This is an optimization exercise on Yosys and OpenROAD, whose aim is small area, not a production implementation. The RTL was checked by simulation tests, not by an equivalence proof against the original design. Power figures rest on the tool's default switching activity, not on a simulated workload.

$ cat flow/config.mk
export PLATFORM = sky130hd
export DESIGN_NAME = eCPU_top
export DESIGN_NICKNAME = eCPU_top
export VERILOG_FILES = /design/flow/design.v
export SDC_FILE = /design/flow/constraint.sdc
export NUM_CORES = 4
export LEC_CHECK = 0
export CAP_MARGIN = 20
export CORE_MARGIN = 2
export CORE_UTILIZATION = 40
export SLEW_MARGIN = 20
$ cat flow/constraint.sdc
create_clock -name core_clock -period 10.0 [get_ports {clk_i}]
set_input_delay 2.0000 -clock core_clock [delete_from_list [all_inputs] [get_ports {clk_i}]]
set_output_delay 2.0000 -clock core_clock [all_outputs]
set_load 0.01 [all_outputs]
$ cat flow/design.v
`default_nettype none
module regfile #(
    parameter int XLEN = 32,               
    parameter int REG_ADDR_WIDTH = 5,      
    parameter int NUM_REGS = 32            
)(
    input  wire logic                        clk_i,         
    input  wire logic                        rst_i,         
    input  wire logic [REG_ADDR_WIDTH-1:0]  rs1_addr_i,    
    output logic      [XLEN-1:0]            rs1_data_o,    
    input  wire logic [REG_ADDR_WIDTH-1:0]  rs2_addr_i,    
    output logic      [XLEN-1:0]            rs2_data_o,    
    input  wire logic [REG_ADDR_WIDTH-1:0]  rd_addr_i,     
    input  wire logic [XLEN-1:0]            rd_data_i,     
    input  wire logic                        rd_we_i        
);
    logic [XLEN-1:0] registers [1:NUM_REGS-1];
    always_ff @(posedge clk_i) begin
        if (rst_i) begin
            for (int i = 1; i < NUM_REGS; i++) begin
                registers[i] <= {XLEN{1'b0}};
            end
        end else if (rd_we_i && rd_addr_i != 5'b00000) begin
            registers[rd_addr_i] <= rd_data_i;
        end
    end
    always_comb begin
        if (rs1_addr_i == 5'b00000) begin
            rs1_data_o = {XLEN{1'b0}};            
        end else begin
            rs1_data_o = registers[rs1_addr_i];    
        end
    end
    always_comb begin
        if (rs2_addr_i == 5'b00000) begin
            rs2_data_o = {XLEN{1'b0}};            
        end else begin
            rs2_data_o = registers[rs2_addr_i];    
        end
    end
endmodule
`default_nettype wire 
`default_nettype none
module alu #(
    parameter int XLEN = 32   
)(
    input  wire logic [XLEN-1:0]     operand_a_i,   
    input  wire logic [XLEN-1:0]     operand_b_i,   
    input  wire logic [3:0]          alu_op_i,      
    output logic      [XLEN-1:0]     result_o,      
    output wire logic                zero_o,        
    output wire logic                negative_o,    
    output logic                     overflow_o,    
    output wire logic                carry_o        
);
    typedef enum logic [3:0] {
        ALU_ADD  = 4'b0000,   
        ALU_SUB  = 4'b0001,   
        ALU_AND  = 4'b0010,   
        ALU_OR   = 4'b0011,   
        ALU_XOR  = 4'b0100,   
        ALU_SLT  = 4'b0101,   
        ALU_SLTU = 4'b0110,   
        ALU_SLL  = 4'b0111,   
        ALU_SRL  = 4'b1000,   
        ALU_SRA  = 4'b1001,   
        ALU_LUI  = 4'b1010,   
        ALU_COPY = 4'b1011    
    } alu_op_t;
    logic [XLEN-1:0]   add_result;
    logic [XLEN-1:0]   sub_result;
    logic [XLEN-1:0]   and_result;
    logic [XLEN-1:0]   or_result;
    logic [XLEN-1:0]   xor_result;
    logic [XLEN-1:0]   slt_result;
    logic [XLEN-1:0]   sltu_result;
    logic [XLEN-1:0]   sll_result;
    logic [XLEN-1:0]   srl_result;
    logic [XLEN-1:0]   sra_result;
    logic [XLEN:0]     add_extended;   
    logic [XLEN:0]     sub_extended;   
    logic [4:0] shift_amount;
    assign shift_amount = operand_b_i[4:0];
    assign add_extended = {1'b0, operand_a_i} + {1'b0, operand_b_i};
    assign add_result = add_extended[XLEN-1:0];
    assign sub_extended = {1'b0, operand_a_i} - {1'b0, operand_b_i};
    assign sub_result = sub_extended[XLEN-1:0];
    assign and_result = operand_a_i & operand_b_i;
    assign or_result  = operand_a_i | operand_b_i;
    assign xor_result = operand_a_i ^ operand_b_i;
    assign slt_result = ($signed(operand_a_i) < $signed(operand_b_i)) ? {{(XLEN-1){1'b0}}, 1'b1} : {XLEN{1'b0}};
    assign sltu_result = (operand_a_i < operand_b_i) ? {{(XLEN-1){1'b0}}, 1'b1} : {XLEN{1'b0}};
    assign sll_result = operand_a_i << shift_amount;
    assign srl_result = operand_a_i >> shift_amount;
    assign sra_result = $signed(operand_a_i) >>> shift_amount;
    always_comb begin
        case (alu_op_i)
            ALU_ADD:  result_o = add_result;
            ALU_SUB:  result_o = sub_result;
            ALU_AND:  result_o = and_result;
            ALU_OR:   result_o = or_result;
            ALU_XOR:  result_o = xor_result;
            ALU_SLT:  result_o = slt_result;
            ALU_SLTU: result_o = sltu_result;
            ALU_SLL:  result_o = sll_result;
            ALU_SRL:  result_o = srl_result;
            ALU_SRA:  result_o = sra_result;
            ALU_LUI:  result_o = operand_b_i;         
            ALU_COPY: result_o = operand_a_i;         
            default:  result_o = {XLEN{1'b0}};        
        endcase
    end
    assign zero_o     = (result_o == {XLEN{1'b0}});
    assign negative_o = result_o[XLEN-1];
    assign carry_o = (alu_op_i == ALU_ADD) ? add_extended[XLEN] : 1'b0;
    always_comb begin
        case (alu_op_i)
            ALU_ADD: begin
                overflow_o = (operand_a_i[XLEN-1] == operand_b_i[XLEN-1]) && 
                           (result_o[XLEN-1] != operand_a_i[XLEN-1]);
            end
            ALU_SUB: begin
                overflow_o = (operand_a_i[XLEN-1] != operand_b_i[XLEN-1]) && 
                           (result_o[XLEN-1] == operand_b_i[XLEN-1]);
            end
            default: overflow_o = 1'b0;
        endcase
    end
endmodule
`default_nettype wire
`default_nettype none
module fetch #(
    parameter int XLEN = 32,               
    parameter int ADDR_WIDTH = 32,         
    parameter bit ENABLE_BRANCH_PREDICTION = 1   
)(
    input  wire logic                    clk_i,             
    input  wire logic                    rst_i,             
    input  wire logic                    stall_i,           
    input  wire logic                    branch_taken_i,    
    input  wire logic [ADDR_WIDTH-1:0]  branch_target_i,   
    input  wire logic                    bp_prediction_i,   
    input  wire logic [ADDR_WIDTH-1:0]  bp_target_i,       
    output wire logic                    imem_cyc_o,        
    output wire logic                    imem_stb_o,        
    output wire logic                    imem_we_o,         
    output wire logic [ADDR_WIDTH-1:0]  imem_adr_o,        
    output wire logic [XLEN-1:0]        imem_dat_o,        
    output wire logic [XLEN/8-1:0]      imem_sel_o,        
    input  wire logic                    imem_ack_i,        
    input  wire logic [XLEN-1:0]        imem_dat_i,        
    input  wire logic                    imem_err_i,        
    output logic [ADDR_WIDTH-1:0]       pc_o,              
    output logic [XLEN-1:0]             instr_o,           
    output logic                         instr_valid_o,     
    output logic                         stall_o            
);
    logic [ADDR_WIDTH-1:0] pc_reg;
    logic [ADDR_WIDTH-1:0] pc_next;
    logic [ADDR_WIDTH-1:0] pc_plus_4;
    logic                  fetch_valid;
    logic                  pc_update_enable;
    assign pc_plus_4 = pc_reg + 32'd4;
    always_comb begin
        if (branch_taken_i) begin
            pc_next = branch_target_i;
        end else if (ENABLE_BRANCH_PREDICTION && bp_prediction_i) begin
            pc_next = bp_target_i;
        end else begin
            pc_next = pc_plus_4;
        end
    end
    assign pc_update_enable = !stall_i && (branch_taken_i || (ENABLE_BRANCH_PREDICTION && bp_prediction_i) || imem_ack_i);
    always_ff @(posedge clk_i) begin
        if (rst_i) begin
            pc_reg <= {ADDR_WIDTH{1'b0}};   
        end else if (pc_update_enable) begin
            pc_reg <= pc_next;
        end
    end
    assign fetch_valid = !stall_i;
    assign imem_cyc_o = fetch_valid;
    assign imem_stb_o = fetch_valid;
    assign imem_we_o = 1'b0;                     
    assign imem_adr_o = pc_reg;                  
    assign imem_dat_o = {XLEN{1'b0}};           
    assign imem_sel_o = 4'b1111;                
    assign pc_o = pc_reg;
    assign instr_o = imem_dat_i;
    assign instr_valid_o = imem_ack_i && !imem_err_i;
    assign stall_o = stall_i;
endmodule
`default_nettype wire 
`default_nettype none
module decode #(
    parameter int XLEN = 32,               
    parameter int ILEN = 32,               
    parameter int ADDR_WIDTH = 32,         
    parameter int REG_ADDR_WIDTH = 5       
)(
    input  wire logic                        clk_i,            
    input  wire logic                        rst_i,            
    input  wire logic [ADDR_WIDTH-1:0]      pc_i,             
    input  wire logic [ILEN-1:0]            instr_i,          
    input  wire logic                        instr_valid_i,    
    input  wire logic                        stall_i,          
    input  wire logic [XLEN-1:0]            rs1_data_i,       
    input  wire logic [XLEN-1:0]            rs2_data_i,       
    output wire logic [REG_ADDR_WIDTH-1:0]  rs1_addr_o,       
    output wire logic [REG_ADDR_WIDTH-1:0]  rs2_addr_o,       
    input  wire logic [REG_ADDR_WIDTH-1:0]  rd_addr_wb_i,     
    input  wire logic [XLEN-1:0]            rd_data_wb_i,     
    input  wire logic                        reg_write_wb_i,   
    output logic [ADDR_WIDTH-1:0]           pc_o,             
    output logic [ILEN-1:0]                 instr_o,          
    output logic                             instr_valid_o,    
    output logic [REG_ADDR_WIDTH-1:0]       rs1_addr_reg_o,   
    output logic [REG_ADDR_WIDTH-1:0]       rs2_addr_reg_o,   
    output logic [REG_ADDR_WIDTH-1:0]       rd_addr_o,        
    output logic [XLEN-1:0]                 rs1_data_o,       
    output logic [XLEN-1:0]                 rs2_data_o,       
    output logic [XLEN-1:0]                 imm_o,            
    output logic [3:0]                      alu_op_o,         
    output logic                             alu_src_o,        
    output logic                             reg_write_o,      
    output logic                             mem_read_o,       
    output logic                             mem_write_o,      
    output logic [2:0]                      mem_size_o,       
    output logic                             branch_o,         
    output logic                             jump_o,           
    output logic [2:0]                      branch_type_o,    
    output logic                             stall_o           
);
    typedef enum logic [2:0] {
        FMT_R = 3'b000,     
        FMT_I = 3'b001,     
        FMT_S = 3'b010,     
        FMT_B = 3'b011,     
        FMT_U = 3'b100,     
        FMT_J = 3'b101      
    } instr_format_t;
    typedef enum logic [6:0] {
        OP_LUI     = 7'b0110111,   
        OP_AUIPC   = 7'b0010111,   
        OP_JAL     = 7'b1101111,   
        OP_JALR    = 7'b1100111,   
        OP_BRANCH  = 7'b1100011,   
        OP_LOAD    = 7'b0000011,   
        OP_STORE   = 7'b0100011,   
        OP_IMM     = 7'b0010011,   
        OP_REG     = 7'b0110011    
    } opcode_t;
    typedef enum logic [3:0] {
        ALU_ADD  = 4'b0000,   
        ALU_SUB  = 4'b0001,   
        ALU_AND  = 4'b0010,   
        ALU_OR   = 4'b0011,   
        ALU_XOR  = 4'b0100,   
        ALU_SLT  = 4'b0101,   
        ALU_SLTU = 4'b0110,   
        ALU_SLL  = 4'b0111,   
        ALU_SRL  = 4'b1000,   
        ALU_SRA  = 4'b1001,   
        ALU_LUI  = 4'b1010,   
        ALU_COPY = 4'b1011    
    } alu_op_t;
    logic [6:0]  opcode;
    logic [2:0]  funct3;
    logic [6:0]  funct7;
    logic [4:0]  rs1_addr;
    logic [4:0]  rs2_addr;
    logic [4:0]  rd_addr;
    logic [31:0] immediate;
    logic [2:0]  instr_format;
    logic        reg_write;
    logic        mem_read;
    logic        mem_write;
    logic [2:0]  mem_size;
    logic        branch;
    logic        jump;
    logic [2:0]  branch_type;
    logic [3:0]  alu_op;
    logic        alu_src;
    assign opcode   = instr_i[6:0];
    assign rd_addr  = instr_i[11:7];
    assign funct3   = instr_i[14:12];
    assign rs1_addr = instr_i[19:15];
    assign rs2_addr = instr_i[24:20];
    assign funct7   = instr_i[31:25];
    always_comb begin
        case (opcode)
            OP_LUI, OP_AUIPC:                instr_format = FMT_U;
            OP_JAL:                           instr_format = FMT_J;
            OP_JALR, OP_LOAD, OP_IMM:        instr_format = FMT_I;
            OP_BRANCH:                        instr_format = FMT_B;
            OP_STORE:                         instr_format = FMT_S;
            OP_REG:                           instr_format = FMT_R;
            default:                          instr_format = FMT_I;
        endcase
    end
    always_comb begin
        immediate = 32'h0;
        case (instr_format)
            FMT_I: begin
                immediate = {{20{instr_i[31]}}, instr_i[31:20]};
            end
            FMT_S: begin
                immediate = {{20{instr_i[31]}}, instr_i[31:25], instr_i[11:7]};
            end
            FMT_B: begin
                immediate = {{19{instr_i[31]}}, instr_i[31], instr_i[7], instr_i[30:25], instr_i[11:8], 1'b0};
            end
            FMT_U: begin
                immediate = {instr_i[31:12], 12'h0};
            end
            FMT_J: begin
                immediate = {{11{instr_i[31]}}, instr_i[31], instr_i[19:12], instr_i[20], instr_i[30:21], 1'b0};
            end
            default: immediate = 32'h0;
        endcase
    end
    always_comb begin
        reg_write    = 1'b0;
        mem_read     = 1'b0;
        mem_write    = 1'b0;
        mem_size     = 3'b010;  
        branch       = 1'b0;
        jump         = 1'b0;
        branch_type  = 3'b000;
        alu_op       = ALU_ADD;
        alu_src      = 1'b0;     
        case (opcode)
            OP_LUI: begin
                reg_write = 1'b1;
                alu_op = ALU_LUI;
                alu_src = 1'b1;  
            end
            OP_AUIPC: begin
                reg_write = 1'b1;
                alu_op = ALU_ADD;  
                alu_src = 1'b1;  
            end
            OP_JAL: begin
                reg_write = 1'b1;
                jump = 1'b1;
                alu_op = ALU_ADD;  
                alu_src = 1'b1;  
            end
            OP_JALR: begin
                reg_write = 1'b1;
                jump = 1'b1;
                alu_op = ALU_COPY;  
                alu_src = 1'b1;  
            end
            OP_BRANCH: begin
                branch = 1'b1;
                branch_type = funct3;
                alu_src = 1'b0;  
                case (funct3)
                    3'b000: alu_op = ALU_SUB;  
                    3'b001: alu_op = ALU_SUB;  
                    3'b100: alu_op = ALU_SLT;  
                    3'b101: alu_op = ALU_SLT;  
                    3'b110: alu_op = ALU_SLTU;  
                    3'b111: alu_op = ALU_SLTU;  
                    default: alu_op = ALU_SUB;
                endcase
            end
            OP_LOAD: begin
                reg_write = 1'b1;
                mem_read = 1'b1;
                alu_op = ALU_ADD;  
                alu_src = 1'b1;  
                case (funct3)
                    3'b000: mem_size = 3'b000;  
                    3'b001: mem_size = 3'b001;  
                    3'b010: mem_size = 3'b010;  
                    3'b100: mem_size = 3'b100;  
                    3'b101: mem_size = 3'b101;  
                    default: mem_size = 3'b010;
                endcase
            end
            OP_STORE: begin
                mem_write = 1'b1;
                alu_op = ALU_ADD;  
                alu_src = 1'b1;  
                case (funct3)
                    3'b000: mem_size = 3'b000;  
                    3'b001: mem_size = 3'b001;  
                    3'b010: mem_size = 3'b010;  
                    default: mem_size = 3'b010;
                endcase
            end
            OP_IMM: begin
                reg_write = 1'b1;
                alu_src = 1'b1;  
                case (funct3)
                    3'b000: alu_op = ALU_ADD;   
                    3'b010: alu_op = ALU_SLT;   
                    3'b011: alu_op = ALU_SLTU;  
                    3'b100: alu_op = ALU_XOR;   
                    3'b110: alu_op = ALU_OR;    
                    3'b111: alu_op = ALU_AND;   
                    3'b001: alu_op = ALU_SLL;   
                    3'b101: begin
                        if (funct7[5]) alu_op = ALU_SRA;  
                        else           alu_op = ALU_SRL;  
                    end
                    default: alu_op = ALU_ADD;
                endcase
            end
            OP_REG: begin
                reg_write = 1'b1;
                alu_src = 1'b0;  
                case (funct3)
                    3'b000: begin
                        if (funct7[5]) alu_op = ALU_SUB;  
                        else           alu_op = ALU_ADD;  
                    end
                    3'b001: alu_op = ALU_SLL;   
                    3'b010: alu_op = ALU_SLT;   
                    3'b011: alu_op = ALU_SLTU;  
                    3'b100: alu_op = ALU_XOR;   
                    3'b101: begin
                        if (funct7[5]) alu_op = ALU_SRA;  
                        else           alu_op = ALU_SRL;  
                    end
                    3'b110: alu_op = ALU_OR;    
                    3'b111: alu_op = ALU_AND;   
                    default: alu_op = ALU_ADD;
                endcase
            end
            default: begin
                reg_write = 1'b0;
                alu_op = ALU_ADD;
            end
        endcase
    end
    assign rs1_addr_o = rs1_addr;
    assign rs2_addr_o = rs2_addr;
    assign stall_o = stall_i;
    always_ff @(posedge clk_i) begin
        if (rst_i) begin
            pc_o <= {ADDR_WIDTH{1'b0}};
            instr_o <= {ILEN{1'b0}};
            instr_valid_o <= 1'b0;
            rs1_addr_reg_o <= {REG_ADDR_WIDTH{1'b0}};
            rs2_addr_reg_o <= {REG_ADDR_WIDTH{1'b0}};
            rd_addr_o <= {REG_ADDR_WIDTH{1'b0}};
            rs1_data_o <= {XLEN{1'b0}};
            rs2_data_o <= {XLEN{1'b0}};
            imm_o <= {XLEN{1'b0}};
            alu_op_o <= ALU_ADD;
            alu_src_o <= 1'b0;
            reg_write_o <= 1'b0;
            mem_read_o <= 1'b0;
            mem_write_o <= 1'b0;
            mem_size_o <= 3'b000;
            branch_o <= 1'b0;
            jump_o <= 1'b0;
            branch_type_o <= 3'b000;
        end else if (!stall_i) begin
            pc_o <= pc_i;
            instr_o <= instr_i;
            instr_valid_o <= instr_valid_i;
            rs1_addr_reg_o <= rs1_addr;
            rs2_addr_reg_o <= rs2_addr;
            rd_addr_o <= rd_addr;
            rs1_data_o <= rs1_data_i;
            rs2_data_o <= rs2_data_i;
            imm_o <= immediate;
            alu_op_o <= alu_op;
            alu_src_o <= alu_src;
            reg_write_o <= reg_write;
            mem_read_o <= mem_read;
            mem_write_o <= mem_write;
            mem_size_o <= mem_size;
            branch_o <= branch;
            jump_o <= jump;
            branch_type_o <= branch_type;
        end
    end
endmodule
`default_nettype wire 
`default_nettype none
module execute #(
    parameter int XLEN = 32,               
    parameter int ILEN = 32,               
    parameter int ADDR_WIDTH = 32,         
    parameter int REG_ADDR_WIDTH = 5       
)(
    input  wire logic                        clk_i,             
    input  wire logic                        rst_i,             
    input  wire logic [ADDR_WIDTH-1:0]      pc_i,              
    input  wire logic [ILEN-1:0]            instr_i,           
    input  wire logic                        instr_valid_i,     
    input  wire logic [XLEN-1:0]            rs1_data_i,        
    input  wire logic [XLEN-1:0]            rs2_data_i,        
    input  wire logic [REG_ADDR_WIDTH-1:0]  rd_addr_i,         
    input  wire logic [XLEN-1:0]            imm_i,             
    input  wire logic [3:0]                 alu_op_i,          
    input  wire logic                        alu_src_i,         
    input  wire logic                        reg_write_i,       
    input  wire logic                        mem_read_i,        
    input  wire logic                        mem_write_i,       
    input  wire logic [2:0]                 mem_size_i,        
    input  wire logic                        branch_i,          
    input  wire logic                        jump_i,            
    input  wire logic [2:0]                 branch_type_i,     
    input  wire logic                        stall_i,           
    input  wire logic [1:0]                 forward_a_i,       
    input  wire logic [1:0]                 forward_b_i,       
    input  wire logic [XLEN-1:0]           alu_result_mem_i,  
    input  wire logic [XLEN-1:0]           rd_data_wb_i,      
    output logic [ADDR_WIDTH-1:0]          pc_o,              
    output logic [ILEN-1:0]                instr_o,           
    output logic                            instr_valid_o,     
    output logic [REG_ADDR_WIDTH-1:0]      rd_addr_o,         
    output logic [XLEN-1:0]                alu_result_o,      
    output logic [XLEN-1:0]                rs2_data_o,        
    output logic                            reg_write_o,       
    output logic                            mem_read_o,        
    output logic                            mem_write_o,       
    output logic [2:0]                     mem_size_o,        
    output logic                            branch_taken_o,    
    output logic [ADDR_WIDTH-1:0]          branch_target_o,   
    output logic                            stall_o            
);
    typedef enum logic [2:0] {
        BRANCH_EQ  = 3'b000,     
        BRANCH_NE  = 3'b001,     
        BRANCH_LT  = 3'b100,     
        BRANCH_GE  = 3'b101,     
        BRANCH_LTU = 3'b110,     
        BRANCH_GEU = 3'b111      
    } branch_type_t;
    typedef enum logic [1:0] {
        FORWARD_NONE = 2'b00,     
        FORWARD_MEM  = 2'b01,     
        FORWARD_WB   = 2'b10      
    } forward_t;
    logic [XLEN-1:0] operand_a;
    logic [XLEN-1:0] operand_b;
    logic [XLEN-1:0] operand_b_forwarded;
    logic [XLEN-1:0] alu_result;
    logic            alu_zero;
    logic            alu_negative;
    logic            alu_overflow;
    logic            alu_carry;
    logic            branch_condition;
    logic [ADDR_WIDTH-1:0] branch_target;
    logic            take_branch;
    logic            take_jump;
    always_comb begin
        case (forward_a_i)
            FORWARD_MEM:  operand_a = alu_result_mem_i;
            FORWARD_WB:   operand_a = rd_data_wb_i;
            default:      operand_a = rs1_data_i;
        endcase
    end
    always_comb begin
        case (forward_b_i)
            FORWARD_MEM:  operand_b_forwarded = alu_result_mem_i;
            FORWARD_WB:   operand_b_forwarded = rd_data_wb_i;
            default:      operand_b_forwarded = rs2_data_i;
        endcase
    end
    assign operand_b = alu_src_i ? imm_i : operand_b_forwarded;
    alu #(
        .XLEN(XLEN)
    ) u_alu (
        .operand_a_i(operand_a),
        .operand_b_i(operand_b),
        .alu_op_i(alu_op_i),
        .result_o(alu_result),
        .zero_o(alu_zero),
        .negative_o(alu_negative),
        .overflow_o(alu_overflow),
        .carry_o(alu_carry)
    );
    always_comb begin
        branch_condition = 1'b0;
        if (branch_i) begin
            case (branch_type_i)
                BRANCH_EQ:  branch_condition = alu_zero;
                BRANCH_NE:  branch_condition = !alu_zero;
                BRANCH_LT:  branch_condition = alu_negative;
                BRANCH_GE:  branch_condition = !alu_negative;
                BRANCH_LTU: branch_condition = !alu_carry;
                BRANCH_GEU: branch_condition = alu_carry;
                default:    branch_condition = 1'b0;
            endcase
        end
    end
    always_comb begin
        if (jump_i) begin
            if (alu_op_i == 4'b1011) begin  
                branch_target = operand_a + imm_i;
            end else begin
                branch_target = pc_i + imm_i;
            end
        end else begin
            branch_target = pc_i + imm_i;
        end
    end
    assign take_branch = branch_i && branch_condition;
    assign take_jump = jump_i;
    assign branch_taken_o = take_branch || take_jump;
    assign branch_target_o = branch_target;
    assign stall_o = stall_i;
    always_ff @(posedge clk_i) begin
        if (rst_i) begin
            pc_o <= {ADDR_WIDTH{1'b0}};
            instr_o <= {ILEN{1'b0}};
            instr_valid_o <= 1'b0;
            rd_addr_o <= {REG_ADDR_WIDTH{1'b0}};
            alu_result_o <= {XLEN{1'b0}};
            rs2_data_o <= {XLEN{1'b0}};
            reg_write_o <= 1'b0;
            mem_read_o <= 1'b0;
            mem_write_o <= 1'b0;
            mem_size_o <= 3'b000;
        end else begin
            if (!stall_i) begin
                pc_o <= pc_i;
                instr_o <= instr_i;
                instr_valid_o <= instr_valid_i;
                rd_addr_o <= rd_addr_i;
                alu_result_o <= alu_result;
                rs2_data_o <= operand_b_forwarded;  
                reg_write_o <= reg_write_i;
                mem_read_o <= mem_read_i;
                mem_write_o <= mem_write_i;
                mem_size_o <= mem_size_i;
            end
        end
    end
endmodule
`default_nettype wire 
`default_nettype none
module memory #(
    parameter int XLEN = 32,               
    parameter int ILEN = 32,               
    parameter int ADDR_WIDTH = 32,         
    parameter int REG_ADDR_WIDTH = 5       
)(
    input  wire logic                        clk_i,          
    input  wire logic                        rst_i,          
    input  wire logic [ADDR_WIDTH-1:0]      pc_i,           
    input  wire logic [ILEN-1:0]            instr_i,        
    input  wire logic                        instr_valid_i,  
    input  wire logic [REG_ADDR_WIDTH-1:0]  rd_addr_i,      
    input  wire logic [XLEN-1:0]            alu_result_i,   
    input  wire logic [XLEN-1:0]            rs2_data_i,     
    input  wire logic                        reg_write_i,    
    input  wire logic                        mem_read_i,     
    input  wire logic                        mem_write_i,    
    input  wire logic [2:0]                  mem_size_i,     
    input  wire logic                        stall_i,        
    output wire logic                        dmem_cyc_o,     
    output wire logic                        dmem_stb_o,     
    output wire logic                        dmem_we_o,      
    output wire logic [ADDR_WIDTH-1:0]      dmem_adr_o,     
    output wire logic [XLEN-1:0]            dmem_dat_o,     
    output wire logic [XLEN/8-1:0]          dmem_sel_o,     
    input  wire logic                        dmem_ack_i,     
    input  wire logic [XLEN-1:0]            dmem_dat_i,     
    input  wire logic                        dmem_err_i,     
    output logic [ADDR_WIDTH-1:0]           pc_o,           
    output logic [ILEN-1:0]                 instr_o,        
    output logic                             instr_valid_o,  
    output logic [REG_ADDR_WIDTH-1:0]       rd_addr_o,      
    output logic [XLEN-1:0]                 alu_result_o,   
    output logic [XLEN-1:0]                 mem_data_o,     
    output logic                             reg_write_o,    
    output logic                             stall_o         
);
    typedef enum logic [2:0] {
        MEM_BYTE      = 3'b000,   
        MEM_HALFWORD  = 3'b001,   
        MEM_WORD      = 3'b010,   
        MEM_BYTE_U    = 3'b100,   
        MEM_HALFWORD_U = 3'b101    
    } mem_size_t;
    logic [XLEN-1:0] aligned_store_data;
    logic [3:0] byte_select;
    logic [XLEN-1:0] load_data_raw;
    logic [XLEN-1:0] load_data_processed;
    logic [1:0] byte_offset;
    logic mem_operation;
    logic mem_misaligned;
    assign byte_offset = alu_result_i[1:0];
    assign mem_operation = mem_read_i || mem_write_i;
    always_comb begin
        mem_misaligned = 1'b0;
        case (mem_size_i)
            MEM_HALFWORD, MEM_HALFWORD_U: mem_misaligned = byte_offset[0];
            MEM_WORD: mem_misaligned = (byte_offset != 2'b00);
            default: mem_misaligned = 1'b0;  
        endcase
    end
    always_comb begin
        aligned_store_data = {XLEN{1'b0}};
        case (mem_size_i)
            MEM_BYTE, MEM_BYTE_U: begin
                case (byte_offset)
                    2'b00: aligned_store_data = {24'h0, rs2_data_i[7:0]};
                    2'b01: aligned_store_data = {16'h0, rs2_data_i[7:0], 8'h0};
                    2'b10: aligned_store_data = {8'h0, rs2_data_i[7:0], 16'h0};
                    2'b11: aligned_store_data = {rs2_data_i[7:0], 24'h0};
                endcase
            end
            MEM_HALFWORD, MEM_HALFWORD_U: begin
                case (byte_offset[1])
                    1'b0: aligned_store_data = {16'h0, rs2_data_i[15:0]};
                    1'b1: aligned_store_data = {rs2_data_i[15:0], 16'h0};
                endcase
            end
            MEM_WORD: begin
                aligned_store_data = rs2_data_i;
            end
            default: aligned_store_data = rs2_data_i;
        endcase
    end
    always_comb begin
        byte_select = 4'b0000;
        case (mem_size_i)
            MEM_BYTE, MEM_BYTE_U: begin
                case (byte_offset)
                    2'b00: byte_select = 4'b0001;
                    2'b01: byte_select = 4'b0010;
                    2'b10: byte_select = 4'b0100;
                    2'b11: byte_select = 4'b1000;
                endcase
            end
            MEM_HALFWORD, MEM_HALFWORD_U: begin
                case (byte_offset[1])
                    1'b0: byte_select = 4'b0011;
                    1'b1: byte_select = 4'b1100;
                endcase
            end
            MEM_WORD: begin
                byte_select = 4'b1111;
            end
            default: byte_select = 4'b1111;
        endcase
    end
    assign dmem_cyc_o = mem_operation && !mem_misaligned && instr_valid_i && !stall_i;
    assign dmem_stb_o = mem_operation && !mem_misaligned && instr_valid_i && !stall_i;
    assign dmem_we_o = mem_write_i;
    assign dmem_adr_o = {alu_result_i[ADDR_WIDTH-1:2], 2'b00};  
    assign dmem_dat_o = aligned_store_data;
    assign dmem_sel_o = byte_select;
    assign load_data_raw = dmem_dat_i;
    always_comb begin
        load_data_processed = {XLEN{1'b0}};
        if (mem_read_i && dmem_ack_i) begin
            case (mem_size_i)
                MEM_BYTE: begin
                    case (byte_offset)
                        2'b00: load_data_processed = {{24{load_data_raw[7]}}, load_data_raw[7:0]};
                        2'b01: load_data_processed = {{24{load_data_raw[15]}}, load_data_raw[15:8]};
                        2'b10: load_data_processed = {{24{load_data_raw[23]}}, load_data_raw[23:16]};
                        2'b11: load_data_processed = {{24{load_data_raw[31]}}, load_data_raw[31:24]};
                    endcase
                end
                MEM_BYTE_U: begin
                    case (byte_offset)
                        2'b00: load_data_processed = {24'h0, load_data_raw[7:0]};
                        2'b01: load_data_processed = {24'h0, load_data_raw[15:8]};
                        2'b10: load_data_processed = {24'h0, load_data_raw[23:16]};
                        2'b11: load_data_processed = {24'h0, load_data_raw[31:24]};
                    endcase
                end
                MEM_HALFWORD: begin
                    case (byte_offset[1])
                        1'b0: load_data_processed = {{16{load_data_raw[15]}}, load_data_raw[15:0]};
                        1'b1: load_data_processed = {{16{load_data_raw[31]}}, load_data_raw[31:16]};
                    endcase
                end
                MEM_HALFWORD_U: begin
                    case (byte_offset[1])
                        1'b0: load_data_processed = {16'h0, load_data_raw[15:0]};
                        1'b1: load_data_processed = {16'h0, load_data_raw[31:16]};
                    endcase
                end
                MEM_WORD: begin
                    load_data_processed = load_data_raw;
                end
                default: load_data_processed = load_data_raw;
            endcase
        end
    end
    always_ff @(posedge clk_i) begin
        if (rst_i) begin
            pc_o <= {ADDR_WIDTH{1'b0}};
            instr_o <= {ILEN{1'b0}};
            instr_valid_o <= 1'b0;
            rd_addr_o <= {REG_ADDR_WIDTH{1'b0}};
            alu_result_o <= {XLEN{1'b0}};
            mem_data_o <= {XLEN{1'b0}};
            reg_write_o <= 1'b0;
            stall_o <= 1'b0;
        end else if (!stall_i) begin
            pc_o <= pc_i;
            instr_o <= instr_i;
            instr_valid_o <= instr_valid_i;
            rd_addr_o <= rd_addr_i;
            alu_result_o <= alu_result_i;
            mem_data_o <= load_data_processed;
            reg_write_o <= reg_write_i;
            stall_o <= 1'b0;
        end else begin
            stall_o <= stall_i;
        end
    end
endmodule
`default_nettype wire 
`default_nettype none
module writeback #(
    parameter int XLEN = 32,               
    parameter int REG_ADDR_WIDTH = 5,      
    parameter int ILEN = 32                
)(
    input  wire logic                        clk_i,          
    input  wire logic                        rst_i,          
    input  wire logic [REG_ADDR_WIDTH-1:0]  rd_addr_i,      
    input  wire logic [XLEN-1:0]            alu_result_i,   
    input  wire logic [XLEN-1:0]            mem_data_i,     
    input  wire logic                        reg_write_i,    
    input  wire logic [ILEN-1:0]            instr_i,        
    output wire logic [REG_ADDR_WIDTH-1:0]  rd_addr_o,      
    output logic      [XLEN-1:0]            rd_data_o,      
    output wire logic                        reg_write_o     
);
    logic [6:0] opcode;
    logic is_load_instr;
    assign opcode = instr_i[6:0];
    assign is_load_instr = (opcode == 7'b0000011);
    always_comb begin
        if (is_load_instr) begin
            rd_data_o = mem_data_i;      
        end else begin
            rd_data_o = alu_result_i;    
        end
    end
    assign rd_addr_o = rd_addr_i;
    assign reg_write_o = reg_write_i;
endmodule
`default_nettype wire 
`default_nettype none
module hazard_unit #(
    parameter int REG_ADDR_WIDTH = 5       
)(
    input  wire logic [REG_ADDR_WIDTH-1:0]  rs1_addr_d_i,    
    input  wire logic [REG_ADDR_WIDTH-1:0]  rs2_addr_d_i,    
    input  wire logic [REG_ADDR_WIDTH-1:0]  rd_addr_e_i,     
    input  wire logic                        mem_read_e_i,    
    input  wire logic                        reg_write_e_i,   
    input  wire logic [REG_ADDR_WIDTH-1:0]  rd_addr_m_i,     
    input  wire logic                        reg_write_m_i,   
    output wire logic                        stall_o,         
    output logic      [1:0]                  forward_a_o,     
    output logic      [1:0]                  forward_b_o      
);
    typedef enum logic [1:0] {
        FORWARD_NONE = 2'b00,     
        FORWARD_MEM  = 2'b01,     
        FORWARD_WB   = 2'b10      
    } forward_t;
    logic load_use_hazard;
    always_comb begin
        load_use_hazard = 1'b0;
        if (mem_read_e_i && reg_write_e_i && (rd_addr_e_i != 5'b00000)) begin
            if ((rs1_addr_d_i == rd_addr_e_i) || (rs2_addr_d_i == rd_addr_e_i)) begin
                load_use_hazard = 1'b1;
            end
        end
    end
    assign stall_o = load_use_hazard;
    always_comb begin
        forward_a_o = FORWARD_NONE;
        if (reg_write_m_i && (rd_addr_m_i != 5'b00000) && (rd_addr_m_i == rs1_addr_d_i)) begin
            forward_a_o = FORWARD_MEM;
        end
    end
    always_comb begin
        forward_b_o = FORWARD_NONE;
        if (reg_write_m_i && (rd_addr_m_i != 5'b00000) && (rd_addr_m_i == rs2_addr_d_i)) begin
            forward_b_o = FORWARD_MEM;
        end
    end
endmodule
`default_nettype wire 
`default_nettype none
module branch_predictor #(
    parameter int ADDR_WIDTH = 32         
)(
    input  wire logic                   clk_i,           
    input  wire logic                   rst_i,           
    input  wire logic [ADDR_WIDTH-1:0] pc_i,            
    output wire logic                   prediction_o,    
    output wire logic [ADDR_WIDTH-1:0] target_o,        
    input  wire logic                   update_i,        
    input  wire logic [ADDR_WIDTH-1:0] update_pc_i,     
    input  wire logic                   actual_taken_i,  
    input  wire logic [ADDR_WIDTH-1:0] actual_target_i  
);
    assign prediction_o = 1'b0;
    assign target_o = {ADDR_WIDTH{1'b0}};
endmodule
`default_nettype wire
`default_nettype none
module eCPU_top #(
    parameter int XLEN = 32,                     
    parameter int ILEN = 32,                     
    parameter int ADDR_WIDTH = 32,               
    parameter int REG_ADDR_WIDTH = 5,            
    parameter int IMEM_SIZE = 16384,             
    parameter int DMEM_SIZE = 16384,             
    parameter bit ENABLE_BRANCH_PREDICTION = 1   
)(
    input  wire logic                   clk_i,           
    input  wire logic                   rst_i,           
    output wire logic                   imem_cyc_o,      
    output wire logic                   imem_stb_o,      
    output wire logic                   imem_we_o,       
    output wire logic [ADDR_WIDTH-1:0] imem_adr_o,      
    output wire logic [XLEN-1:0]       imem_dat_o,      
    output wire logic [XLEN/8-1:0]     imem_sel_o,      
    input  wire logic                   imem_ack_i,      
    input  wire logic [XLEN-1:0]       imem_dat_i,      
    input  wire logic                   imem_err_i,      
    output wire logic                   dmem_cyc_o,      
    output wire logic                   dmem_stb_o,      
    output wire logic                   dmem_we_o,       
    output wire logic [ADDR_WIDTH-1:0] dmem_adr_o,      
    output wire logic [XLEN-1:0]       dmem_dat_o,      
    output wire logic [XLEN/8-1:0]     dmem_sel_o,      
    input  wire logic                   dmem_ack_i,      
    input  wire logic [XLEN-1:0]       dmem_dat_i,      
    input  wire logic                   dmem_err_i,      
    output wire logic [ADDR_WIDTH-1:0] debug_pc_o,      
    output wire logic [ILEN-1:0]       debug_instr_o,   
    output wire logic                   debug_valid_o,   
    output wire logic [63:0]            cycle_count_o,   
    output wire logic [63:0]            instr_count_o,   
    output wire logic [63:0]            stall_count_o    
);
    logic [ADDR_WIDTH-1:0] pc_f;
    logic [ILEN-1:0]       instr_f;
    logic                  instr_valid_f;
    logic                  stall_f;
    logic [ADDR_WIDTH-1:0] pc_d;
    logic [ILEN-1:0]       instr_d;
    logic                  instr_valid_d;
    logic [REG_ADDR_WIDTH-1:0] rs1_addr_d;
    logic [REG_ADDR_WIDTH-1:0] rs2_addr_d;
    logic [REG_ADDR_WIDTH-1:0] rd_addr_d;
    logic [XLEN-1:0]       rs1_data_d;
    logic [XLEN-1:0]       rs2_data_d;
    logic [XLEN-1:0]       rs1_data_regfile;
    logic [XLEN-1:0]       rs2_data_regfile;
    logic [XLEN-1:0]       imm_d;
    logic [3:0]            alu_op_d;
    logic                  alu_src_d;
    logic                  reg_write_d;
    logic                  mem_read_d;
    logic                  mem_write_d;
    logic [2:0]            mem_size_d;
    logic                  branch_d;
    logic                  jump_d;
    logic [2:0]            branch_type_d;
    logic                  stall_d;
    logic [ADDR_WIDTH-1:0] pc_e;
    logic [ILEN-1:0]       instr_e;
    logic                  instr_valid_e;
    logic [REG_ADDR_WIDTH-1:0] rd_addr_e;
    logic [XLEN-1:0]       alu_result_e;
    logic [XLEN-1:0]       rs2_data_e;
    logic                  reg_write_e;
    logic                  mem_read_e;
    logic                  mem_write_e;
    logic [2:0]            mem_size_e;
    logic                  branch_taken_e;
    logic [ADDR_WIDTH-1:0] branch_target_e;
    logic                  stall_e;
    logic [ADDR_WIDTH-1:0] pc_m;
    logic [ILEN-1:0]       instr_m;
    logic                  instr_valid_m;
    logic [REG_ADDR_WIDTH-1:0] rd_addr_m;
    logic [XLEN-1:0]       alu_result_m;
    logic [XLEN-1:0]       mem_data_m;
    logic                  reg_write_m;
    logic                  stall_m;
    logic [REG_ADDR_WIDTH-1:0] rd_addr_w;
    logic [XLEN-1:0]       rd_data_w;
    logic                  reg_write_w;
    logic                  hazard_stall;
    logic [1:0]            forward_a;
    logic [1:0]            forward_b;
    logic                  bp_prediction;
    logic [ADDR_WIDTH-1:0] bp_target;
    logic                  bp_update;
    logic                  bp_actual;
    logic [ADDR_WIDTH-1:0] bp_pc;
    logic [63:0] cycle_counter;
    logic [63:0] instr_counter;
    logic [63:0] stall_counter;
    always_ff @(posedge clk_i) begin
        if (rst_i) begin
            cycle_counter <= 64'h0;
            instr_counter <= 64'h0;
            stall_counter <= 64'h0;
        end else begin
            cycle_counter <= cycle_counter + 64'h1;
            if (instr_valid_m && !stall_m) begin
                instr_counter <= instr_counter + 64'h1;
            end
            if (hazard_stall) begin
                stall_counter <= stall_counter + 64'h1;
            end
        end
    end
    assign cycle_count_o = cycle_counter;
    assign instr_count_o = instr_counter;
    assign stall_count_o = stall_counter;
    assign debug_pc_o = pc_m;
    assign debug_instr_o = instr_m;
    assign debug_valid_o = instr_valid_m;
    regfile #(
        .XLEN(XLEN),
        .REG_ADDR_WIDTH(REG_ADDR_WIDTH),
        .NUM_REGS(32)
    ) u_regfile (
        .clk_i(clk_i),
        .rst_i(rst_i),
        .rs1_addr_i(rs1_addr_d),
        .rs1_data_o(rs1_data_regfile),
        .rs2_addr_i(rs2_addr_d),
        .rs2_data_o(rs2_data_regfile),
        .rd_addr_i(rd_addr_w),
        .rd_data_i(rd_data_w),
        .rd_we_i(reg_write_w)
    );
    fetch #(
        .XLEN(XLEN),
        .ADDR_WIDTH(ADDR_WIDTH),
        .ENABLE_BRANCH_PREDICTION(ENABLE_BRANCH_PREDICTION)
    ) u_fetch (
        .clk_i(clk_i),
        .rst_i(rst_i),
        .stall_i(hazard_stall),
        .branch_taken_i(branch_taken_e),
        .branch_target_i(branch_target_e),
        .bp_prediction_i(bp_prediction),
        .bp_target_i(bp_target),
        .imem_cyc_o(imem_cyc_o),
        .imem_stb_o(imem_stb_o),
        .imem_we_o(imem_we_o),
        .imem_adr_o(imem_adr_o),
        .imem_dat_o(imem_dat_o),
        .imem_sel_o(imem_sel_o),
        .imem_ack_i(imem_ack_i),
        .imem_dat_i(imem_dat_i),
        .imem_err_i(imem_err_i),
        .pc_o(pc_f),
        .instr_o(instr_f),
        .instr_valid_o(instr_valid_f),
        .stall_o(stall_f)
    );
    decode #(
        .XLEN(XLEN),
        .ILEN(ILEN),
        .ADDR_WIDTH(ADDR_WIDTH),
        .REG_ADDR_WIDTH(REG_ADDR_WIDTH)
    ) u_decode (
        .clk_i(clk_i),
        .rst_i(rst_i),
        .pc_i(pc_f),
        .instr_i(instr_f),
        .instr_valid_i(instr_valid_f),
        .stall_i(hazard_stall),
        .rs1_data_i(rs1_data_regfile),
        .rs2_data_i(rs2_data_regfile),
        .rs1_addr_o(rs1_addr_d),   
        .rs2_addr_o(rs2_addr_d),   
        .rd_addr_wb_i(rd_addr_w),
        .rd_data_wb_i(rd_data_w),
        .reg_write_wb_i(reg_write_w),
        .pc_o(pc_d),
        .instr_o(instr_d),
        .instr_valid_o(instr_valid_d),
        .rs1_addr_reg_o(),   
        .rs2_addr_reg_o(),   
        .rd_addr_o(rd_addr_d),
        .rs1_data_o(rs1_data_d),
        .rs2_data_o(rs2_data_d),
        .imm_o(imm_d),
        .alu_op_o(alu_op_d),
        .alu_src_o(alu_src_d),
        .reg_write_o(reg_write_d),
        .mem_read_o(mem_read_d),
        .mem_write_o(mem_write_d),
        .mem_size_o(mem_size_d),
        .branch_o(branch_d),
        .jump_o(jump_d),
        .branch_type_o(branch_type_d),
        .stall_o(stall_d)
    );
    execute #(
        .XLEN(XLEN),
        .ILEN(ILEN),
        .ADDR_WIDTH(ADDR_WIDTH),
        .REG_ADDR_WIDTH(REG_ADDR_WIDTH)
    ) u_execute (
        .clk_i(clk_i),
        .rst_i(rst_i),
        .pc_i(pc_d),
        .instr_i(instr_d),
        .instr_valid_i(instr_valid_d),
        .rs1_data_i(rs1_data_d),
        .rs2_data_i(rs2_data_d),
        .rd_addr_i(rd_addr_d),
        .imm_i(imm_d),
        .alu_op_i(alu_op_d),
        .alu_src_i(alu_src_d),
        .reg_write_i(reg_write_d),
        .mem_read_i(mem_read_d),
        .mem_write_i(mem_write_d),
        .mem_size_i(mem_size_d),
        .branch_i(branch_d),
        .jump_i(jump_d),
        .branch_type_i(branch_type_d),
        .stall_i(hazard_stall),
        .forward_a_i(forward_a),
        .forward_b_i(forward_b),
        .alu_result_mem_i(alu_result_m),
        .rd_data_wb_i(rd_data_w),
        .pc_o(pc_e),
        .instr_o(instr_e),
        .instr_valid_o(instr_valid_e),
        .rd_addr_o(rd_addr_e),
        .alu_result_o(alu_result_e),
        .rs2_data_o(rs2_data_e),
        .reg_write_o(reg_write_e),
        .mem_read_o(mem_read_e),
        .mem_write_o(mem_write_e),
        .mem_size_o(mem_size_e),
        .branch_taken_o(branch_taken_e),
        .branch_target_o(branch_target_e),
        .stall_o(stall_e)
    );
    memory #(
        .XLEN(XLEN),
        .ILEN(ILEN),
        .ADDR_WIDTH(ADDR_WIDTH),
        .REG_ADDR_WIDTH(REG_ADDR_WIDTH)
    ) u_memory (
        .clk_i(clk_i),
        .rst_i(rst_i),
        .pc_i(pc_e),
        .instr_i(instr_e),
        .instr_valid_i(instr_valid_e),
        .rd_addr_i(rd_addr_e),
        .alu_result_i(alu_result_e),
        .rs2_data_i(rs2_data_e),
        .reg_write_i(reg_write_e),
        .mem_read_i(mem_read_e),
        .mem_write_i(mem_write_e),
        .mem_size_i(mem_size_e),
        .stall_i(hazard_stall),
        .dmem_cyc_o(dmem_cyc_o),
        .dmem_stb_o(dmem_stb_o),
        .dmem_we_o(dmem_we_o),
        .dmem_adr_o(dmem_adr_o),
        .dmem_dat_o(dmem_dat_o),
        .dmem_sel_o(dmem_sel_o),
        .dmem_ack_i(dmem_ack_i),
        .dmem_dat_i(dmem_dat_i),
        .dmem_err_i(dmem_err_i),
        .pc_o(pc_m),
        .instr_o(instr_m),
        .instr_valid_o(instr_valid_m),
        .rd_addr_o(rd_addr_m),
        .alu_result_o(alu_result_m),
        .mem_data_o(mem_data_m),
        .reg_write_o(reg_write_m),
        .stall_o(stall_m)
    );
    writeback #(
        .XLEN(XLEN),
        .REG_ADDR_WIDTH(REG_ADDR_WIDTH),
        .ILEN(ILEN)
    ) u_writeback (
        .clk_i(clk_i),
        .rst_i(rst_i),
        .rd_addr_i(rd_addr_m),
        .alu_result_i(alu_result_m),
        .mem_data_i(mem_data_m),
        .reg_write_i(reg_write_m),
        .instr_i(instr_m),
        .rd_addr_o(rd_addr_w),
        .rd_data_o(rd_data_w),
        .reg_write_o(reg_write_w)
    );
    hazard_unit #(
        .REG_ADDR_WIDTH(REG_ADDR_WIDTH)
    ) u_hazard_unit (
        .rs1_addr_d_i(rs1_addr_d),
        .rs2_addr_d_i(rs2_addr_d),
        .rd_addr_e_i(rd_addr_e),
        .mem_read_e_i(mem_read_e),
        .reg_write_e_i(reg_write_e),
        .rd_addr_m_i(rd_addr_m),
        .reg_write_m_i(reg_write_m),
        .stall_o(hazard_stall),
        .forward_a_o(forward_a),
        .forward_b_o(forward_b)
    );
    generate
        if (ENABLE_BRANCH_PREDICTION) begin : gen_branch_predictor
            branch_predictor #(
                .ADDR_WIDTH(ADDR_WIDTH)
            ) u_branch_predictor (
                .clk_i(clk_i),
                .rst_i(rst_i),
                .pc_i(pc_f),
                .prediction_o(bp_prediction),
                .target_o(bp_target),
                .update_i(bp_update),
                .update_pc_i(bp_pc),
                .actual_taken_i(bp_actual),
                .actual_target_i(branch_target_e)
            );
            assign bp_update = branch_taken_e;
            assign bp_actual = branch_taken_e;
            assign bp_pc = pc_e;
        end else begin : gen_no_branch_predictor
            assign bp_prediction = 1'b0;
            assign bp_target = {ADDR_WIDTH{1'b0}};
        end
    endgenerate
endmodule
`default_nettype wire 
$ cat flow/run.sh
#!/bin/bash
# synth_recipe.tcl (not shown) runs the flow's synth.tcl, then flattens the netlist and writes it again
# the make line also repeats each setting of config.mk as NAME=value (left out here)
make -C /OpenROAD-flow-scripts/flow DESIGN_CONFIG=/design/flow/config.mk WORK_HOME=/design/flow/orfs CLKGATE_MAP_FILE= SYNTH_SCRIPT=/design/flow/synth_recipe.tcl finish
**Register map, names as in the netlist**

Other sequential cells in the stronger grey, the rest of the logic in the fainter grey.
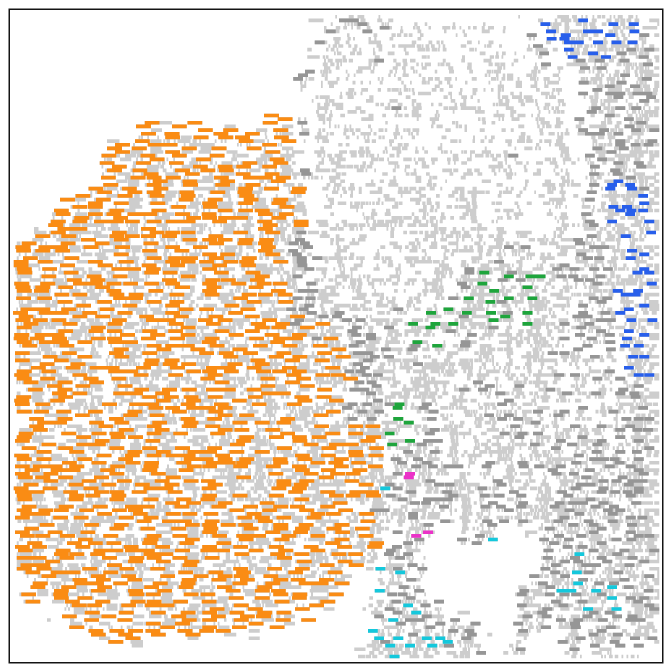
blue -> `stall_counter`  # placed flops 64
cyan -> `u_memory.instr_o`  # placed flops 28
magenta -> `u_decode.rd_addr_o`  # placed flops 4
green -> `u_memory.mem_data_o`  # placed flops 32
orange -> `u_regfile.registers`  # placed flops 1024

**Finished layout with every layer on**

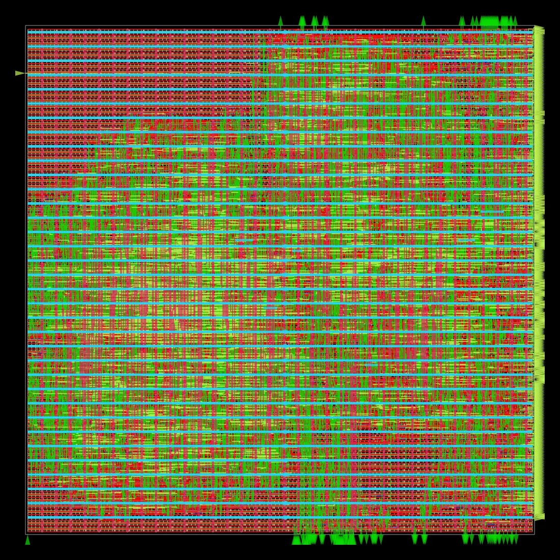
area of the die: 0.235 mm^2
die span in x: 485 um
I/O pin count: 469

**Placed cells, one colour a class**

Bar = 100 um. Fill, decap, tap and diode cells in grey.
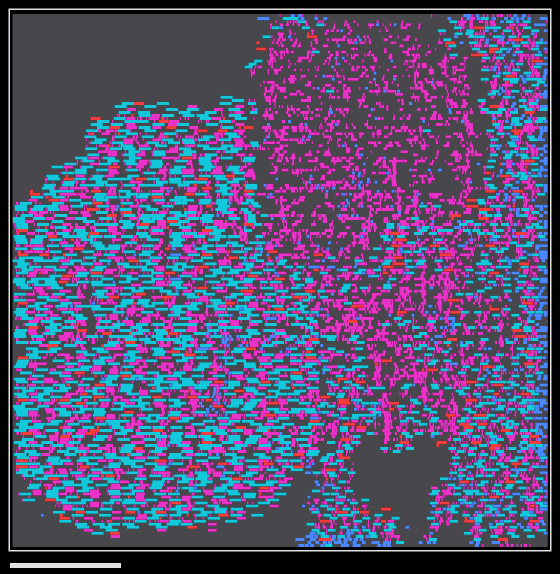
red -> clock drivers and dummy loads  # cells 344, share of their area 5.9%
magenta -> remaining logic cells  # cells 6528, share of their area 45%
blue -> remaining buffers and delay cells  # cells 751, share of their area 6.7%
cyan -> sequential cells  # cells 1691, share of their area 43%

**Routed metal, one colour a layer**

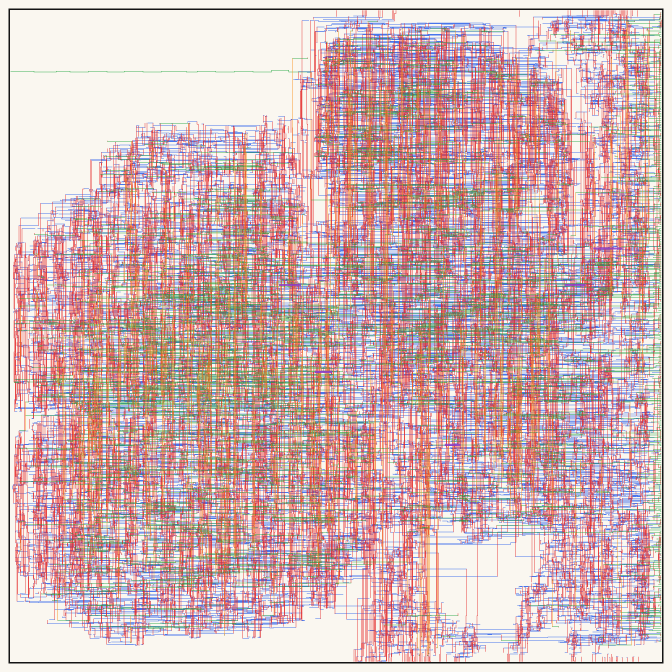
orange -> M4  # wire length 28.2 mm
purple -> M5  # wire length 77.3 um
red -> M2  # wire length 175 mm
green -> M3  # wire length 45.7 mm
blue -> M1  # wire length 150 mm

**Flops by top-level scope**

Other sequential cells in the stronger grey, the rest of the logic in the fainter grey.
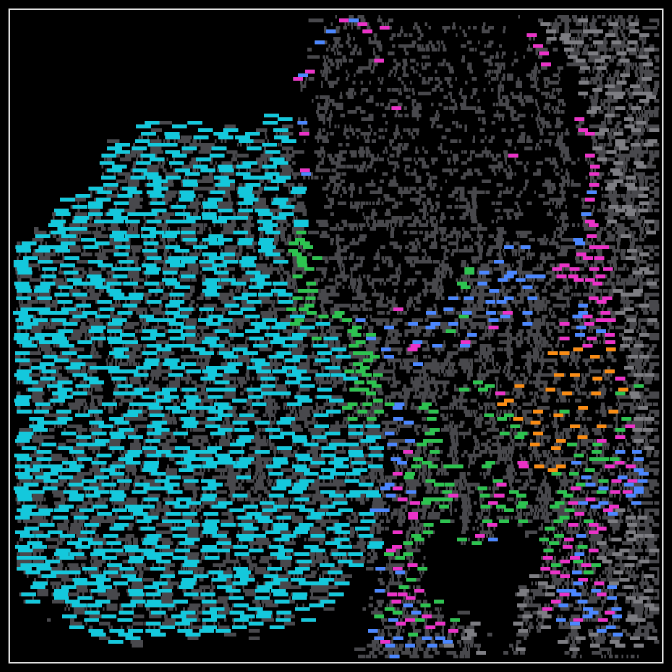
green -> `u_decode`  # placed flops 177
blue -> `u_memory`  # placed flops 131
magenta -> `u_execute`  # placed flops 135
orange -> `u_fetch`  # placed flops 32, where right middle
cyan -> `u_regfile`  # placed flops 1024
not coloured = 192

==> report_table.html <==
<table>
<tr><th>Metric</th><th>Value</th></tr>
<tr><th colspan="2">Floorplan</th></tr>
<tr><td>Core area</td><td>0.230 mm^2</td></tr>
<tr><td>Site row count</td><td>176</td></tr>
<tr><th colspan="2">Critical path</th></tr>
<tr><td>Critical setup path kind</td><td>in2reg</td></tr>
<tr><td>Worst flop-to-flop path endpoint</td><td>u_fetch.pc_reg[4]</td></tr>
<tr><td>Critical path depth</td><td>30</td></tr>
<tr><td>Data arrival time of the critical path</td><td>9.66 ns</td></tr>
<tr><td>Worst r2r path cells</td><td>29</td></tr>
<tr><td>CP startpoint kind</td><td>primary input</td></tr>
<tr><td>Origin of the critical flop-to-flop path</td><td>u_memory.rd_addr_o[3]</td></tr>
<tr><td>Buf/Inv on CP</td><td>7</td></tr>
<tr><td>Worst Setup EP</td><td>u_fetch.pc_reg[4]</td></tr>
<tr><td>Worst stage delay on the critical path</td><td>0.67 ns</td></tr>
<tr><th colspan="2">Global route</th></tr>
<tr><td>Number of global-route vias before repair</td><td>73804</td></tr>
<tr><td>Pin count of the biggest net entering global routing</td><td>153</td></tr>
<tr><td>Total Routing Usage GR</td><td>32.8%</td></tr>
<tr><th colspan="2">Pwr</th></tr>
<tr><td>Power density over cell area</td><td>164 mW/mm^2</td></tr>
<tr><td>Group drawing the most power</td><td>registers</td></tr>
<tr><td>Power of the sequential group</td><td>7830 uW</td></tr>
<tr><td>Clock network power</td><td>6920 uW</td></tr>
<tr><td>Power in combinational cells</td><td>2760 uW</td></tr>
<tr><td>Part of the power in combinational logic</td><td>15.8%</td></tr>
<tr><td>Clk network pwr share</td><td>39.5%</td></tr>
<tr><th colspan="2">Logic synthesis</th></tr>
<tr><td>Post-synthesis compound-gate area fraction</td><td>11.9%</td></tr>
<tr><td>Ys async rst share</td><td>0%</td></tr>
<tr><td>Mean instance size in the synthesized netlist</td><td>10.3 um^2</td></tr>
<tr><td>Number of warnings issued by yosys</td><td>9</td></tr>
<tr><td>Count of distinct cell types in the synthesized netlist</td><td>97</td></tr>
<tr><td>Synthesized-area fraction occupied by adder cells</td><td>2.38%</td></tr>
<tr><td>Dominant synthesized flop cell</td><td>sky130_fd_sc_hd__edfxtp_1</td></tr>
<tr><td>Xor/xnor share of the synthesized area</td><td>2.16%</td></tr>
<tr><td>EDFF count, synth</td><td>1024</td></tr>
<tr><td>Proportion of synthesized chip area in sequential cells</td><td>47.6%</td></tr>
<tr><td>Main combinational cell family by area after synthesis</td><td>multiplexers</td></tr>
<tr><th colspan="2">Layout</th></tr>
<tr><td>FF+latch area</td><td>0.0441 mm^2</td></tr>
<tr><td>Antenna cells</td><td>12</td></tr>
<tr><td>Register ranked first by flip-flop count</td><td>u_regfile.registers</td></tr>
<tr><td>Seq_cells</td><td>1691</td></tr>
<tr><th colspan="2">Timing</th></tr>
<tr><td>Number of pins exceeding their max-slew limit in the final report</td><td>0</td></tr>
<tr><td>Final setup violating endpoints</td><td>0</td></tr>
<tr><td>Worst slew pin tran</td><td>1.37 ns</td></tr>
<tr><td>Unrepaired setup endpoints after global routing</td><td>no</td></tr>
<tr><td>Max_slew headroom</td><td>8.96%</td></tr>
<tr><td>Setup tns final</td><td>0 ns</td></tr>
<tr><th colspan="2">Outcome</th></tr>
<tr><td>Outcome</td><td>complete, no violations</td></tr>
<tr><th colspan="2">Worst hold path</th></tr>
<tr><td>Min-Delay Path Depth</td><td>2</td></tr>
<tr><td>Hold path endpoint</td><td>u_execute.mem_size_o[0]</td></tr>
<tr><th colspan="2">Clocking</th></tr>
<tr><td>Setup fix buffers added after clock tree synthesis</td><td>0</td></tr>
<tr><td>CTS tree</td><td>built</td></tr>
<tr><td>Number of clock buffers inserted by TritonCTS</td><td>188</td></tr>
<tr><td>Cts repair resizes</td><td>0</td></tr>
<tr><th colspan="2">Drt</th></tr>
<tr><td>Routed vias/inst</td><td>6.31</td></tr>
<tr><th colspan="2">Place</th></tr>
<tr><td>Port Buffer Count</td><td>428</td></tr>
<tr><td>Pre-CTS setup slack</td><td>0.461 ns</td></tr>
</table>
-- cells in the final DEF (no fill, tap or decap), types with 122 or more instances in the layout --
cell type                         netlist  layout
sky130_fd_sc_hd__o22ai_1              122     122
sky130_fd_sc_hd__inv_1                183     182
sky130_fd_sc_hd__xor2_1               140     140
sky130_fd_sc_hd__buf_4                 78     312
sky130_fd_sc_hd__nand3_1              127     126
sky130_fd_sc_hd__mux2i_1              342     310
sky130_fd_sc_hd__edfxtp_1            1024    1024
sky130_fd_sc_hd__mux4_2               460     460
sky130_fd_sc_hd__nand2_1              932     896
sky130_fd_sc_hd__clkbuf_16              0     191
sky130_fd_sc_hd__a21oi_1              554     554
sky130_fd_sc_hd__nor2_1              1556    1551
sky130_fd_sc_hd__o21ai_0              295     295
sky130_fd_sc_hd__ha_1                 170     170
sky130_fd_sc_hd__dfxtp_1              667     665
sky130_fd_sc_hd__mux2_2               137     137
sky130_fd_sc_hd__nor3_1               158     154
sky130_fd_sc_hd__clkdlybuf4s50_1        0     417

==> afterwards: timing with drivers on the ports <==
How much do the figures lean on ideal ports? The routed layout below was timed once more, with nothing changed but the port constraints.
Step 1 assumes that a clkbuf_16 drives the clock port and a buf_2 every other input.
Step 2 times the ports against the registers' clock, not the clock port: input delays grow and output delays shrink by t, the midpoint of the rising clock arrivals with the driver on.
Slacks: no drivers / after step 1 / after step 2; pairs: no drivers / after step 1.
shift t [ns]: 0.930
setup slack, ns: 1.039 / 1.102 / 0.172
worst setup path after step 2: input to register
worst slew at a driven data input, ns: 0.20
pins driven straight from the clock port: 1
After both steps setup and hold are still met in this run. For this run, drivers alone change the setup slack by +0.063 ns; drivers and shift together by -0.867 ns.
